This is an optimization exercise on Yosys and OpenROAD, whose aim is small area, not a production implementation.
RTL that was checked went through simulation tests only; none was proved equivalent to the original.
The series may have gaps, and a smaller design here may also do less where the tests do not look.
The RTL of run 2 was laid out without a check of its function.

### Supply voltage drop heat map, run 1

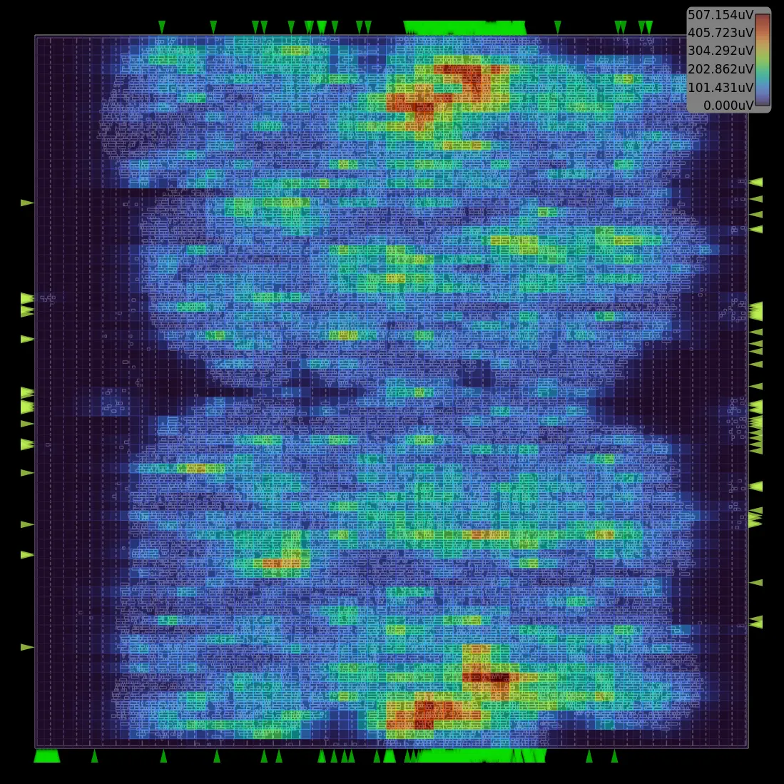
### Final layout, run 1

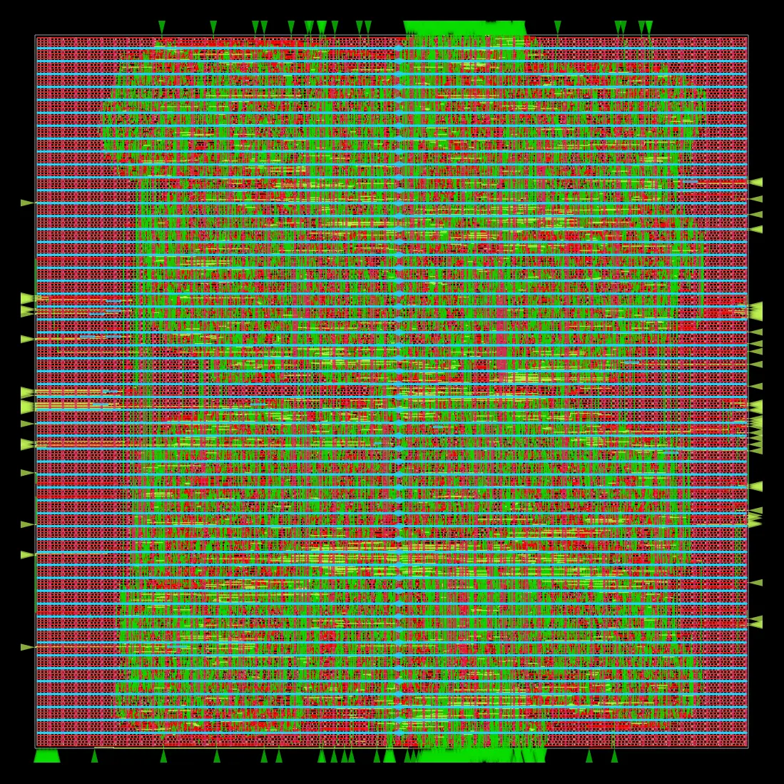
### Pin placement, run 1

Drawn at 0.5 px/µm. Pins as bars across the die edge, other pins in gray.
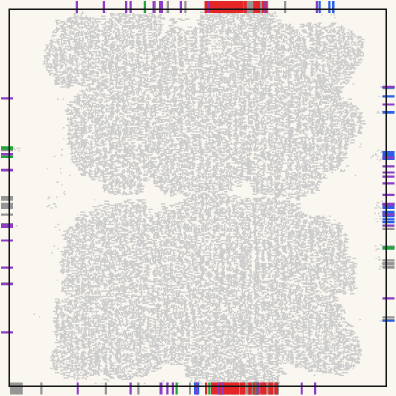
===== run.sh =====
#!/bin/bash
# synth_recipe.tcl (not shown) runs the flow's synth.tcl, then flattens the netlist and writes it again
# the make line also repeats each setting of config.mk as NAME=value (left out here)
make -C /OpenROAD-flow-scripts/flow DESIGN_CONFIG=/design/flow/config.mk WORK_HOME=/design/flow/orfs CLKGATE_MAP_FILE= SYNTH_SCRIPT=/design/flow/synth_recipe.tcl finish

===== config.mk =====
export PLATFORM = sky130hd
export DESIGN_NAME = PE_Matrix
export DESIGN_NICKNAME = PE_Matrix
export VERILOG_FILES = /design/flow/design.v
export SDC_FILE = /design/flow/constraint.sdc
export NUM_CORES = 4
export LEC_CHECK = 0
export CAP_MARGIN = 20
export CORE_MARGIN = 2
export CORE_UTILIZATION = 40
export PLACE_DENSITY = 0.6
export SLEW_MARGIN = 20

===== constraint.sdc =====
create_clock -name core_clock -period 5.0 [get_ports {clk}]
set_input_delay 1.0000 -clock core_clock [delete_from_list [all_inputs] [get_ports {clk}]]
set_output_delay 1.0000 -clock core_clock [all_outputs]
set_load 0.01 [all_outputs]

===== design.v =====
module ProcessingElement #(
    parameter FORWARD = 1    
)(
    input wire clk,
    input wire rst,
    input wire enable,
    input wire read_weight,
    input wire read_data,
    input wire forwarding_enable,
    input wire [7:0] data_bus,
    input wire [7:0] weight_bus,
    input wire [7:0] forwarded_input,
    output wire [7:0] forwarded_data,
    output reg [15:0] product_output
);
    reg [7:0] data;
    reg [7:0] weight;
    reg [7:0] forwarded_q;
    always @(posedge clk or posedge rst) begin
        if (rst) begin
            data <= 8'd0;
            weight <= 8'd0;
            product_output <= 16'd0;
        end else if (enable) begin
            if (read_weight) weight <= weight_bus;
            if (read_data) data <= data_bus;
            if (forwarding_enable) data <= forwarded_input;
            product_output <= data * weight;
        end
    end
    generate
        if (FORWARD) begin : g_forward
            always @(posedge clk or posedge rst) begin
                if (rst) forwarded_q <= 8'd0;
                else if (enable) forwarded_q <= data;   
            end
            assign forwarded_data = forwarded_q;
        end else begin : g_no_forward
            assign forwarded_data = 8'd0;
        end
    endgenerate
    (* keep = "true" *) wire [15:0] debug_product_output = product_output;
    (* keep = "true" *) wire [7:0] debug_forwarded_data = forwarded_data;
endmodule
module AccumulatorTree(
    input clk,
    input rst,
    input [15:0] product0, product1, product2, product3, product4, product5, product6, product7, product8, product9, product10, product11,
    input [31:0] partial_sum,   
    output reg [31:0] accumulated_output
);
    reg [31:0] sum0, sum1, sum2, sum3, sum4, sum5;
    reg [31:0] sum6, sum7, sum8;
    always @(posedge clk or posedge rst) begin
        if (rst) begin
            sum0 <= 32'd0;
            sum1 <= 32'd0;
            sum2 <= 32'd0;
            sum3 <= 32'd0;
            sum4 <= 32'd0;
            sum5 <= 32'd0;
            sum6 <= 32'd0;
            sum7 <= 32'd0;
            sum8 <= 32'd0;
            accumulated_output <= 32'd0;
        end else begin
            sum0 <= product0 + product1;
            sum1 <= product2 + product3;
            sum2 <= product4 + product5;
            sum3 <= product6 + product7;
            sum4 <= product8 + product9;
            sum5 <= product10 + product11;
            sum6 <= sum0 + sum1;
            sum7 <= sum2 + sum3;
            sum8 <= sum4 + sum5;
            accumulated_output <= sum6 + sum7 + sum8 + partial_sum;   
        end
    end
endmodule
module PE_Array(
    input clk,
    input [11:0] rst,               
    input [11:0] enable,            
    input [11:0] read_weight,       
    input [11:0] read_data,         
    input [11:0] forwarding_enable, 
    input [7:0] data_bus0,          
    input [7:0] data_bus1,          
    input [7:0] data_bus2,          
    input [7:0] data_bus3,          
    input [7:0] weight_bus,         
    input [31:0] partial_sum,       
    output [31:0] accumulated_output  
);
    wire [15:0] product_outputs[11:0];
    wire [7:0] forwarded_data[11:0];
    genvar i;
    generate
        for (i = 0; i < 12; i = i + 1) begin : pe_block
            ProcessingElement #(.FORWARD(i < 11 ? 1 : 0)) pe(
                .clk(clk),
                .rst(rst[i]),
                .enable(enable[i]),
                .read_weight(read_weight[i]),
                .read_data(read_data[i]),
                .data_bus(data_bus0),  
                .weight_bus(weight_bus),
                .forwarded_input(i == 0 ? 8'd0 : forwarded_data[i-1]),  
                .forwarding_enable(forwarding_enable[i]),
                .forwarded_data(forwarded_data[i]),
                .product_output(product_outputs[i])
            );
        end
    endgenerate
    AccumulatorTree accum_tree(
        .clk(clk),
        .rst(rst[0]),  
        .product0(product_outputs[0]),
        .product1(product_outputs[1]),
        .product2(product_outputs[2]),
        .product3(product_outputs[3]),
        .product4(product_outputs[4]),
        .product5(product_outputs[5]),
        .product6(product_outputs[6]),
        .product7(product_outputs[7]),
        .product8(product_outputs[8]),
        .product9(product_outputs[9]),
        .product10(product_outputs[10]),
        .product11(product_outputs[11]),
        .partial_sum(partial_sum),   
        .accumulated_output(accumulated_output)
    );
endmodule
module PE_Matrix(
    input clk,
    input rst,                 
    input [47:0] enable,       
    input [11:0] read_weight,  
    input [11:0] read_data,    
    input [11:0] forwarding_enable,  
    input [31:0] data_bus,     
    input [31:0] weight_bus,   
    input [127:0] partial_sum,  
    output [127:0] accumulated_output  
);
    genvar i;
    generate
        for (i = 0; i < 4; i = i + 1) begin : pe_array_block
            PE_Array pe_array(
                .clk(clk),
                .rst({12{rst}}),           
                .enable(enable[i*12 +: 12]),
                .read_weight(read_weight),
                .read_data(read_data),
                .forwarding_enable(forwarding_enable),
                .data_bus0(data_bus[7:0]),       
                .data_bus1(data_bus[15:8]),
                .data_bus2(data_bus[23:16]),
                .data_bus3(data_bus[31:24]),
                .weight_bus(weight_bus[i*8+:8]),  
                .partial_sum(partial_sum[i*32+:32]),
                .accumulated_output(accumulated_output[i*32+:32])  
            );
        end
    endgenerate
endmodule

==> results.sh, run 1 <==
export IMPL_portBuffers=381
export IMPL_hold_class="reg -> reg"
export IMPL_place_gp_congestion=0.885
export IMPL_clock_sinks=2640
export IMPL_largestRegisters="pe_array_block.pe_array.pe_block.pe.product_output: 768 flops, pe_array_block.pe_array.pe_block.pe.data: 384 flops, pe_array_block.pe_array.pe_block.pe.weight: 384 flops"
export IMPL_reg2reg_depth=15
export IMPL_hpwl_um=467000
export IMPL_min_period_over_period=0.951
export IMPL_startpoint_type="flop"
export IMPL_crit_type="reg -> reg"
export IMPL_vias=157000
export IMPL_worstPathArrival_ns=5.64
export IMPL_avgSynthCellArea_um2=10.2
export IMPL_largest_register="pe_array_block.pe_array.pe_block.pe.product_output"
export IMPL_wl_per_cell_um=20.0
export IMPL_antenna_found_initial=88
export IMPL_drive_above_1_share=0.100
export IMPL_worst_r2r_setup_slack_ns=0.25
export IMPL_worstPathMaxFanout=10
export IMPL_dr_pass1_iters=5
export IMPL_remaining_drc_errors=0
export IMPL_cts_path_max_buffers=4
export IMPL_outcome="no timing/DRC/antenna violations"
export IMPL_io_pins=406
export IMPL_worstHoldStart="pe_array_block[1].pe_array.accum_tree.sum3[0]"
export IMPL_syn_instance_count=21800
export IMPL_grt_pass1_wl_um=950000
export IMPL_vias_per_cell=5.22
export IMPL_rsz0062_at_grt="no"
export IMPL_whs_endpoint="pe_array_block[1].pe_array.accum_tree.sum7[0]"
export IMPL_yosys_warnings=4
export IMPL_cts_made_buffers=311
export IMPL_critPathCaptureType="flop"
export IMPL_largest_reg_flops=768
export IMPL_core_area_um2=556000
export IMPL_insertion_delay_ns=0.99
export IMPL_ant_nets=0
export IMPL_clock_fmax_mhz=210
export IMPL_grt_max_degree=139
export IMPL_place_area_um2=238000
export IMPL_grt_usage=0.214
export IMPL_grt_overflow=0
export IMPL_syn_area_um2=223000
export IMPL_area_delta_synth_final_pct=11.4
export IMPL_finClkSkew_ns=0.0312
export IMPL_grt_pass1_vias=163000
export IMPL_initial_core_util=0.401
export IMPL_whs_path_depth=1
export IMPL_post_route_min_period_ns=4.75
export IMPL_htreeDepth=5
export IMPL_cp_required_ns=5.89
export IMPL_setup_viol=0
export IMPL_hold_violations=0
export IMPL_drv_slew=0
export IMPL_setup_tns_final_ns=0
export IMPL_drt_initial_drc_count=8955
export IMPL_slew_headroom=0.266
export IMPL_finalNetCount=27000
export IMPL_tightest_slew_ns=1.10
export IMPL_cts_clk_slew_worst_paths_ns=0.06
export IMPL_ctsRootBufferMaster="clkbuf_16"
export IMPL_fin_area_um2=249000
export IMPL_maxCapViolations=0
export IMPL_cts_tree="yes"
Notes on 'Supply voltage drop heat map' above:

Notes on 'Final layout' above:
Die Area: 564,000 µm²
die width: 751 µm
Final Non-Filler Cells: 30,100
Site Rows: 274
Routed WL: 602,000 µm

Notes on 'Pin placement' above:
Green stands for read_data, pins 12, direction input, edge 4 left, 3 right, 3 bottom, 2 top. Purple stands for enable, pins 48, direction input, edge 13 right, 12 top, 12 bottom, 11 left. Blue stands for weight_bus, pins 32, direction input, edge 21 right, 7 bottom, 4 top. Red stands for partial_sum, pins 128, direction input, edge 64 top, 64 bottom.

-- run 1: worst max-delay path, cell delays in order (launching register included) --
cell and delay [ns]:
dfrtp_1 0.58, nand2_1 0.13, fa_1 0.49, fa_1 0.49, inv_1 0.05, fa_1 0.47
inv_1 0.05, fa_1 0.48, inv_1 0.05, ha_1 0.31, o21ai_0 0.32, a21oi_1 0.13
o21ai_1 0.29, o21ai_0 0.16, a2111oi_0 0.49, o21bai_1 0.18
-- run 1: layout make-up --
| type | instances | area [µm²] |
|---|---|---|
| clock buffer | 419 | 8920 |
| clock inverter | 141 | 1850 |
| antenna | 25 | 62.6 |
| inverter | 3040 | 11400 |
| multi-input combinational | 15600 | 144000 |
| sequential | 2640 | 66100 |
| fill | 52500 | 308000 |
| tap | 7452 | 9320 |
| timing repair buffer | 809 | 7390 |
-- run 1: layer usage --
layer / GRT usage / vias up / wire length, µm
li1: - / 73700 / -
met1: 0.289 / 79600 / 267000
met2: 0.354 / 2974 / 283000
met3: 0.0295 / 822 / 28600
met4: 0.0738 / 28 / 23000
met5: 0 / - / 184
-- run 1: stage by stage --
stage	setup slack [ns]	cells	utilization	hold slack [ns]
finish	0.246	30100	0.447	0.470
global route	0.00108	30100	0.447	0.491
CTS	0.0804	30100	0.447	0.425
detailed placement	0.0500	29500	0.427	0.453
global placement	0.0910	29500	0.427	0.468
floorplan	-32.72	21800	-	0.443
-- run 1: cell usage in the layout (no fill, tap or decap), types with 154 or more instances in the layout --
cell             instances
nor2_1                 642
nor3_1                 171
nand2_1               1245
buf_4                  391
o21ai_0                846
a22oi_1                236
o21a_1                 205
xnor2_1                778
ha_1                  2400
clkdlybuf4s50_1        351
nand3_1                163
a21o_1                 386
a22o_1                 298
and2_1                2449
dfrtp_1               2635
xor2_1                 191
clkbuf_16              318
mux2_2                1185
inv_1                 3039
fa_1                  1908
o21bai_1               154
a21oi_1                833
-- run 1: repair_timing --
item                       in CTS  in global routing
hold buffers                    0                  0
setup endpoints to repair       0                  8
resized for setup               0                 12
setup buffers                   0                  0
### Cells colored by class, run 1

Drawn at 1 px/µm.
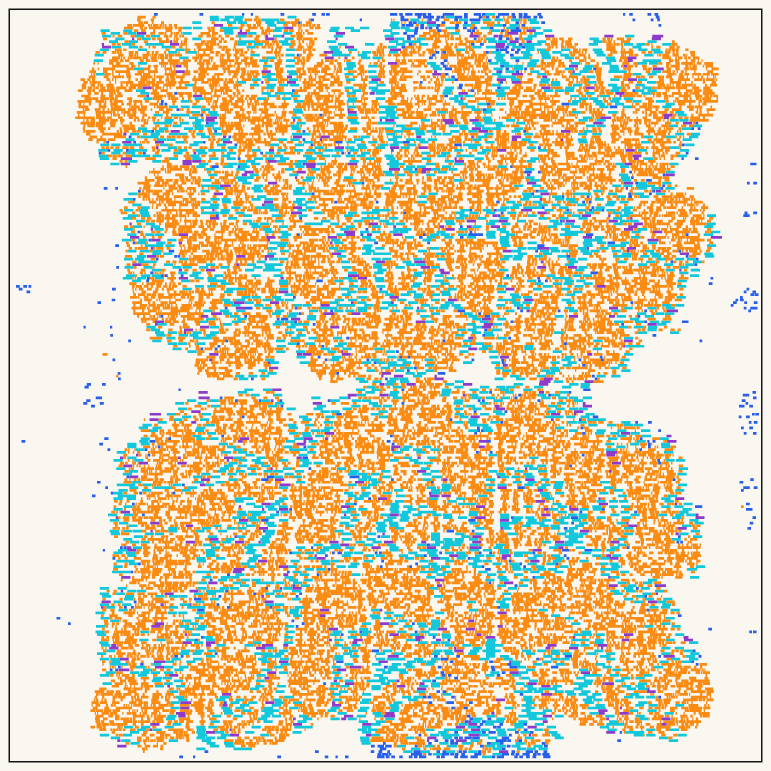

==> run 2: too many edits to list; what changed since run 1 <==
design.v: 166 -> 1821 lines; modules unchanged: 0
  ProcessingElement: edited, 44 -> 40 lines
  Select3: new, 8 lines
  FullAdder: new, 4 lines
  AccumulatorTree: edited, 35 -> 1698 lines
  PE_Array: edited, 54 -> 41 lines
  PE_Matrix: edited, 33 -> 30 lines
==> module ProcessingElement as of run 2 <==
module ProcessingElement(
    input wire clk,
    input wire rst,
    input wire enable,
    input wire read_weight,
    input wire read_data,
    input wire forwarding_enable,
    input wire [7:0] data_bus,
    input wire [7:0] weight_bus,
    input wire [7:0] forwarded_input,
    output reg [7:0] forwarded_data,
    output reg [7:0] product_weight
);
    reg [7:0] data;
    reg [7:0] weight;
    wire sel_fwd = enable & forwarding_enable;
    wire sel_bus = enable & ~forwarding_enable & read_data;
    wire sel_hold = ~(enable & (forwarding_enable | read_data));
    wire [7:0] data_next;
    Select3 data_sel(
        .s0(sel_fwd), .d0(forwarded_input),
        .s1(sel_bus), .d1(data_bus),
        .s2(sel_hold), .d2(data),
        .y(data_next)
    );
    always @(posedge clk or posedge rst) begin
        if (rst) begin
            data <= 8'd0;
            weight <= 8'd0;
            forwarded_data <= 8'd0;
        end else begin
            data <= data_next;
            if (enable & read_weight) weight <= weight_bus;
            if (enable) forwarded_data <= data;
        end
    end
    always @(posedge clk) begin
        if (enable) product_weight <= weight;
    end
endmodule
==> module PE_Array as of run 2 <==
module PE_Array(
    input clk,
    input rst,
    input [11:0] enable,
    input [11:0] read_weight,
    input [11:0] read_data,
    input [11:0] forwarding_enable,
    input [7:0] data_bus,
    input [7:0] weight_bus,
    input [31:0] partial_sum,
    output [31:0] accumulated_output
);
    wire [95:0] fwd;
    wire [95:0] wgt;
    genvar i;
    generate
        for (i = 0; i < 12; i = i + 1) begin : pe_block
            ProcessingElement pe(
                .clk(clk),
                .rst(rst),
                .enable(enable[i]),
                .read_weight(read_weight[i]),
                .read_data(read_data[i]),
                .forwarding_enable(forwarding_enable[i]),
                .data_bus(data_bus),
                .weight_bus(weight_bus),
                .forwarded_input(i == 0 ? 8'd0 : fwd[(i-1)*8 +: 8]),
                .forwarded_data(fwd[i*8 +: 8]),
                .product_weight(wgt[i*8 +: 8])
            );
        end
    endgenerate
    AccumulatorTree accum_tree(
        .clk(clk),
        .rst(rst),
        .fwd(fwd),
        .wgt(wgt),
        .partial_sum(partial_sum),
        .accumulated_output(accumulated_output)
    );
endmodule
==> module PE_Matrix as of run 2 <==
module PE_Matrix(
    input clk,
    input rst,                 
    input [47:0] enable,       
    input [11:0] read_weight,  
    input [11:0] read_data,    
    input [11:0] forwarding_enable,  
    input [31:0] data_bus,     
    input [31:0] weight_bus,   
    input [127:0] partial_sum,  
    output [127:0] accumulated_output  
);
    genvar i;
    generate
        for (i = 0; i < 4; i = i + 1) begin : pe_array_block
            PE_Array pe_array(
                .clk(clk),
                .rst(rst),
                .enable(enable[i*12 +: 12]),
                .read_weight(read_weight),
                .read_data(read_data),
                .forwarding_enable(forwarding_enable),
                .data_bus(data_bus[7:0]),
                .weight_bus(weight_bus[i*8 +: 8]),
                .partial_sum(partial_sum[i*32 +: 32]),
                .accumulated_output(accumulated_output[i*32 +: 32])
            );
        end
    endgenerate
endmodule
==> module FullAdder as of run 2 <==
module FullAdder(input a, input b, input c, output s, output co);
    assign s = a ^ b ^ c;
    assign co = (a & b) | (a & c) | (b & c);
endmodule
==> module Select3 as of run 2 <==
module Select3(
    input wire s0, input wire [7:0] d0,
    input wire s1, input wire [7:0] d1,
    input wire s2, input wire [7:0] d2,
    output wire [7:0] y
);
    assign y = ({8{s0}} & d0) | ({8{s1}} & d1) | ({8{s2}} & d2);
endmodule
--- a/config.mk
+++ b/config.mk
@@ -11,2 +11,3 @@
 export PLACE_DENSITY = 0.6
 export SLEW_MARGIN = 20
+export SYNTH_HIERARCHICAL = 1
### Cells colored by class, run 2

Drawn at 1 px/µm.
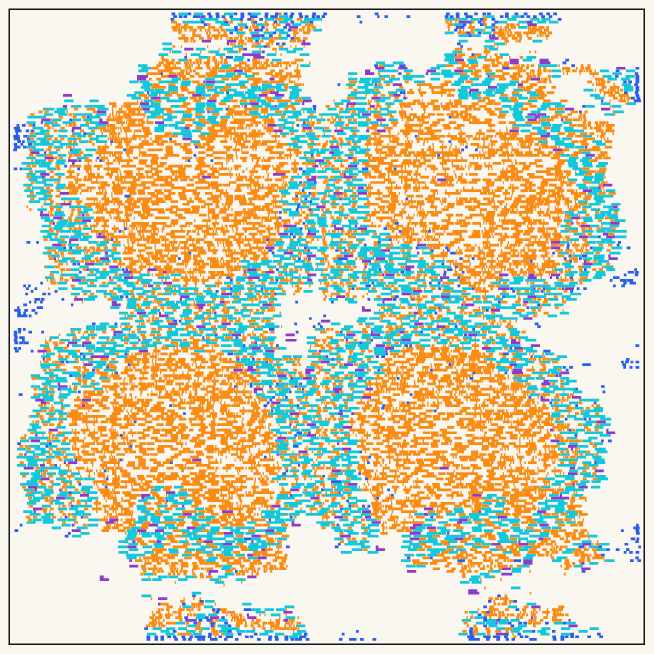
Blue stands for remaining buffers and delay cells, cells 718, share of their area 3.8%. Orange stands for remaining logic cells, cells 9,280, share of their area 56%. Purple stands for clock drivers and dummy loads, cells 489, share of their area 5.2%. Cyan stands for registers, cells 2,272, share of their area 35%.

### Sequential cells grouped by signal name, run 2

Drawn at 1 px/µm. Other sequential cells in the stronger gray, the rest of the logic in the fainter gray.
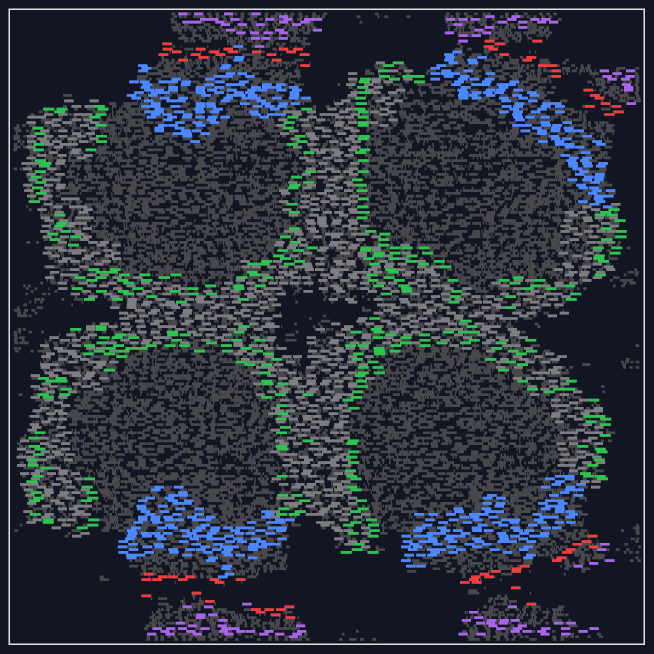
Red stands for pe_array_block.pe_array.accum_tree.sum_b_n, sequential cells 80, where widely spread. Purple stands for pe_array_block.pe_array.accum_tree.accumulated_output, sequential cells 128, where widely spread. Blue stands for pe_array_block.pe_array.accum_tree.sum_a, sequential cells 528, where widely spread. Green stands for pe_array_block.pe_array.pe_block.pe.product_weight, sequential cells 384.
Another 1,152 sequential cells are not colored.

### Pin placement, run 2

Pins as bars across the die edge, other pins in gray.
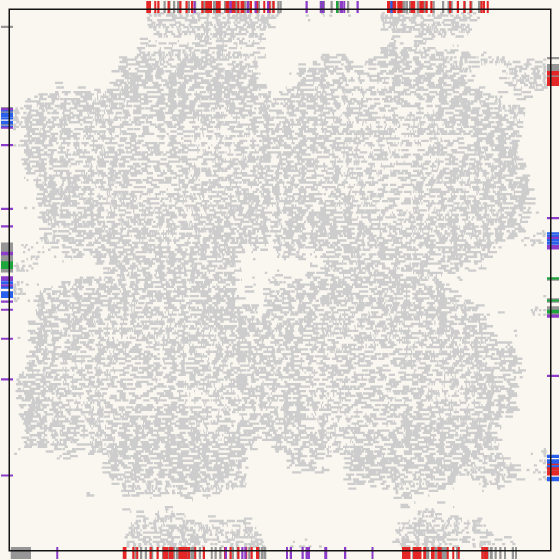
Blue stands for weight_bus, pins 32, direction input, edge 16 left, 15 right, 1 top. Purple stands for enable, pins 48, direction input, edge 15 left, 13 bottom, 12 top, 8 right. Green stands for read_data, pins 12, direction input, edge 6 left, 4 right, 2 top. Red stands for partial_sum, pins 128, direction input, edge 57 bottom, 56 top, 15 right.

==> run 2 against run 1 <==
Effect of this change: critical path type unchanged; worst hold slack got worse by 0.035 ns; largest cell class unchanged; fmax increased by 6.0%; still clean; highest routed layer unchanged; clock skew increased by 0.015 ns; global-route usage rose by 7.3 points.
==> results.sh, run 2 <==
export IMPL_outcome="no timing/DRC/antenna violations"
export IMPL_synth_top_family_by_area="adder cells"
export IMPL_ys_seq_area_frac=0.376
export IMPL_setup_tns_final_ns=0
export IMPL_syn_area_um2=159000
export IMPL_rows=231
export IMPL_cts_path_max_buffers=4
export IMPL_grt_pass1_vias=108000
export IMPL_finalNetCount=16000
export IMPL_yosys_area_share_simple=0.0889
export IMPL_tightest_slew_ns=1.16
export IMPL_largest_reg_flops=528
export IMPL_place_gp_congestion=1.05
export IMPL_synth_xor_area_share=0.00862
export IMPL_worst_r2r_setup_slack_ns=0.52
export IMPL_setup_viol=0
export IMPL_critPathCaptureType="flop"
export IMPL_ant_nets=0
export IMPL_cts_tree="yes"
export IMPL_worstPathArrival_ns=5.36
export IMPL_core_area_um2=395000
export IMPL_hpwl_um=445000
export IMPL_routed_wirelength_um=569000
export IMPL_cts_made_buffers=269
export IMPL_min_period_over_period=0.897
export IMPL_whs_path_depth=0
export IMPL_grt_overflow=0
export IMPL_largest_register="pe_array_block.pe_array.accum_tree.sum_a"
export IMPL_crit_top_cell="fa_1"
export IMPL_vias_per_cell=5.68
export IMPL_crit_type="reg -> reg"
export IMPL_portBuffers=381
export IMPL_ctsRootBufferMaster="clkbuf_16"
export IMPL_critical_path_max_stage_delay_ns=0.89
export IMPL_hold_class="reg -> reg"
export IMPL_clock_fmax_mhz=223
export IMPL_wl_per_cell_um=31.6
export IMPL_worstPathMaxFanout=10
export IMPL_reg2reg_depth=7
export IMPL_synth_area_leader_cell="fa_1"
export IMPL_cp_cell_sequence="nand2_1 -> fa_1 -> fa_1 -> fa_1 -> fa_1 -> fa_1 -> fa_1"
export IMPL_layout_common_cells="3,180 x nand2_1, 2,932 x fa_1, 1,280 x dfrtp_1"
export IMPL_ctsResizeCount=0
export IMPL_grt_usage=0.287
export IMPL_yosys_warnings=8
export IMPL_final_util=0.447
export IMPL_startpoint_type="flop"
export IMPL_die_w_um=634
export IMPL_synth_flop_cell="dfrtp_1"
export IMPL_cts_clk_slew_worst_paths_ns=0.06
export IMPL_vias=102000
export IMPL_antenna_found_initial=43
export IMPL_final_common_cell="nand2_1"
export IMPL_slowest_stage="dfrtp_1"
export IMPL_finClkSkew_ns=0.0461
export IMPL_post_route_min_period_ns=4.48
export IMPL_hold_violations=0
export IMPL_dr_pass1_iters=12
export IMPL_synth_most_common_cell="nand2_1"
export IMPL_netlist_top_cells_area="fa_1 37%, dfrtp_1 20%, dfstp_2 10%"
export IMPL_htreeDepth=5
export IMPL_grt_pass1_wl_um=810000
export IMPL_initial_core_util=0.401
export IMPL_die_area_um2=401000
export IMPL_io_pins=406
export IMPL_remaining_drc_errors=0
export IMPL_maxCapViolations=0
export IMPL_cts_hold_buf=0
export IMPL_yosys_area_top_type_share=0.370
export IMPL_clock_sinks=2272
export IMPL_slew_headroom=0.221
export IMPL_insertion_delay_ns=0.95
export IMPL_cp_required_ns=5.88
export IMPL_cts_setup_buffers=0
export IMPL_drv_slew=0
export IMPL_drt_initial_drc_count=14300
export IMPL_syn_instance_count=12400
export IMPL_grt_max_degree=110
export IMPL_avgSynthCellArea_um2=12.7
export IMPL_area_delta_synth_final_pct=11.5
export IMPL_rsz0062_at_grt="no"
export IMPL_drive_above_1_share=0.174
run 2: kinds of logic (layout without fill, tap and decap cells):
logic type,Yosys count,count (layout)
flip-flops,2272,2272
AND/OR/NAND/NOR,3572,3572
XOR/XNOR,156,156
other,4,64
AO/OA/AOI/OAI,832,832
adder cells (fa/ha/maj),3148,3148
multiplexers,772,772
buffers and inverters,1688,1975
run 2: layout make-up:
cell class	count	area, µm²
repair buffers	718	6420
multi-input cells	8512	92400
inverters	768	2900
fillers	35900	218000
clock inverters	110	1090
flip-flops and latches	2272	59500
well taps	5242	6560
diodes	32	80.1
clock buffers	379	7740
run 2: worst min-delay path by stage:
stage / startpoint / end / slack [ns]
after floorplan: flop / flop / 0.42
after global placement: flop / flop / 0.42
after detailed placement: flop / flop / 0.43
after CTS: flop / flop / 0.43
after global routing: flop / flop / 0.44
final: flop / flop / 0.43
run 2: critical path: cells and delay by family, from the launching register on:
kind | cells | cell delay [ns]
adders and majority gates | 6 | 3.32
DFF | 1 | 0.89
and+or+nand+nor | 1 | 0.18
run 2: per-stage QoR:
step	cells	hold slack, ns	area (µm²)	setup WS [ns]
3_5_place_dp	17500	0.425	168000	0.597
2_1_floorplan	12500	0.419	159000	0.993
3_3_place_gp	17500	0.422	168000	0.623
4_1_cts	18000	0.433	177000	0.604
6_report	18000	0.435	177000	0.516
5_1_grt	18000	0.438	177000	0.376
run 2: modules after synthesis, one instance, submodules excluded, a selection:
module,copies in the design,area [µm²],cells
FullAdder,2924,20.0,1
AccumulatorTree,4,10900,1503
ProcessingElement,48,1060,55
PE_Array,4,3.75,1
Select3,48,120,18
run 2: routing by layer:
metal | wire length, µm | up-vias | track usage
li1 | - | 40100 | -
met1 | 215000 | 54700 | 0.380
met2 | 253000 | 6268 | 0.430
met3 | 62400 | 1360 | 0.0754
met4 | 38600 | 18 | 0.159
met5 | 131 | - | 0

-- separate check: timing with driven ports --
No port has a modelled driver above. Below, the same layouts with a new extraction and two added sets of constraints. Step 1 sets driving cells, clkbuf_16 on the clock port and buf_2 on the other inputs (assumed; they add their load-dependent delay and slew). Step 2, shift: input delay + t, output delay - t, t = (earliest + latest rising clock arrival at the registers) / 2. This alone moves slack from input paths to output paths. Slacks: ideal / step 1 / step 2; pairs: ideal / step 1.
| run | t, ns | slack for setup (ns) | latest minus earliest clock arrival (ns) | worst register clock-pin slew, ns | worst slew at a driven data input, ns |
|---|---|---|---|---|---|
| run 1 | 1.087 | 0.246 / 0.246 / -0.056 | 0.047 / 0.048 | 0.07 / 0.07 | 0.34 |
| run 2 | 1.027 | 0.516 / 0.516 / 0.516 | 0.050 / 0.050 | 0.07 / 0.07 | 0.26 |
Met with ideal ports but missed after step 2: setup timing in run 1. For run 1, which loses most, drivers alone change the setup slack by 0.000 ns; drivers and shift together by -0.302 ns.
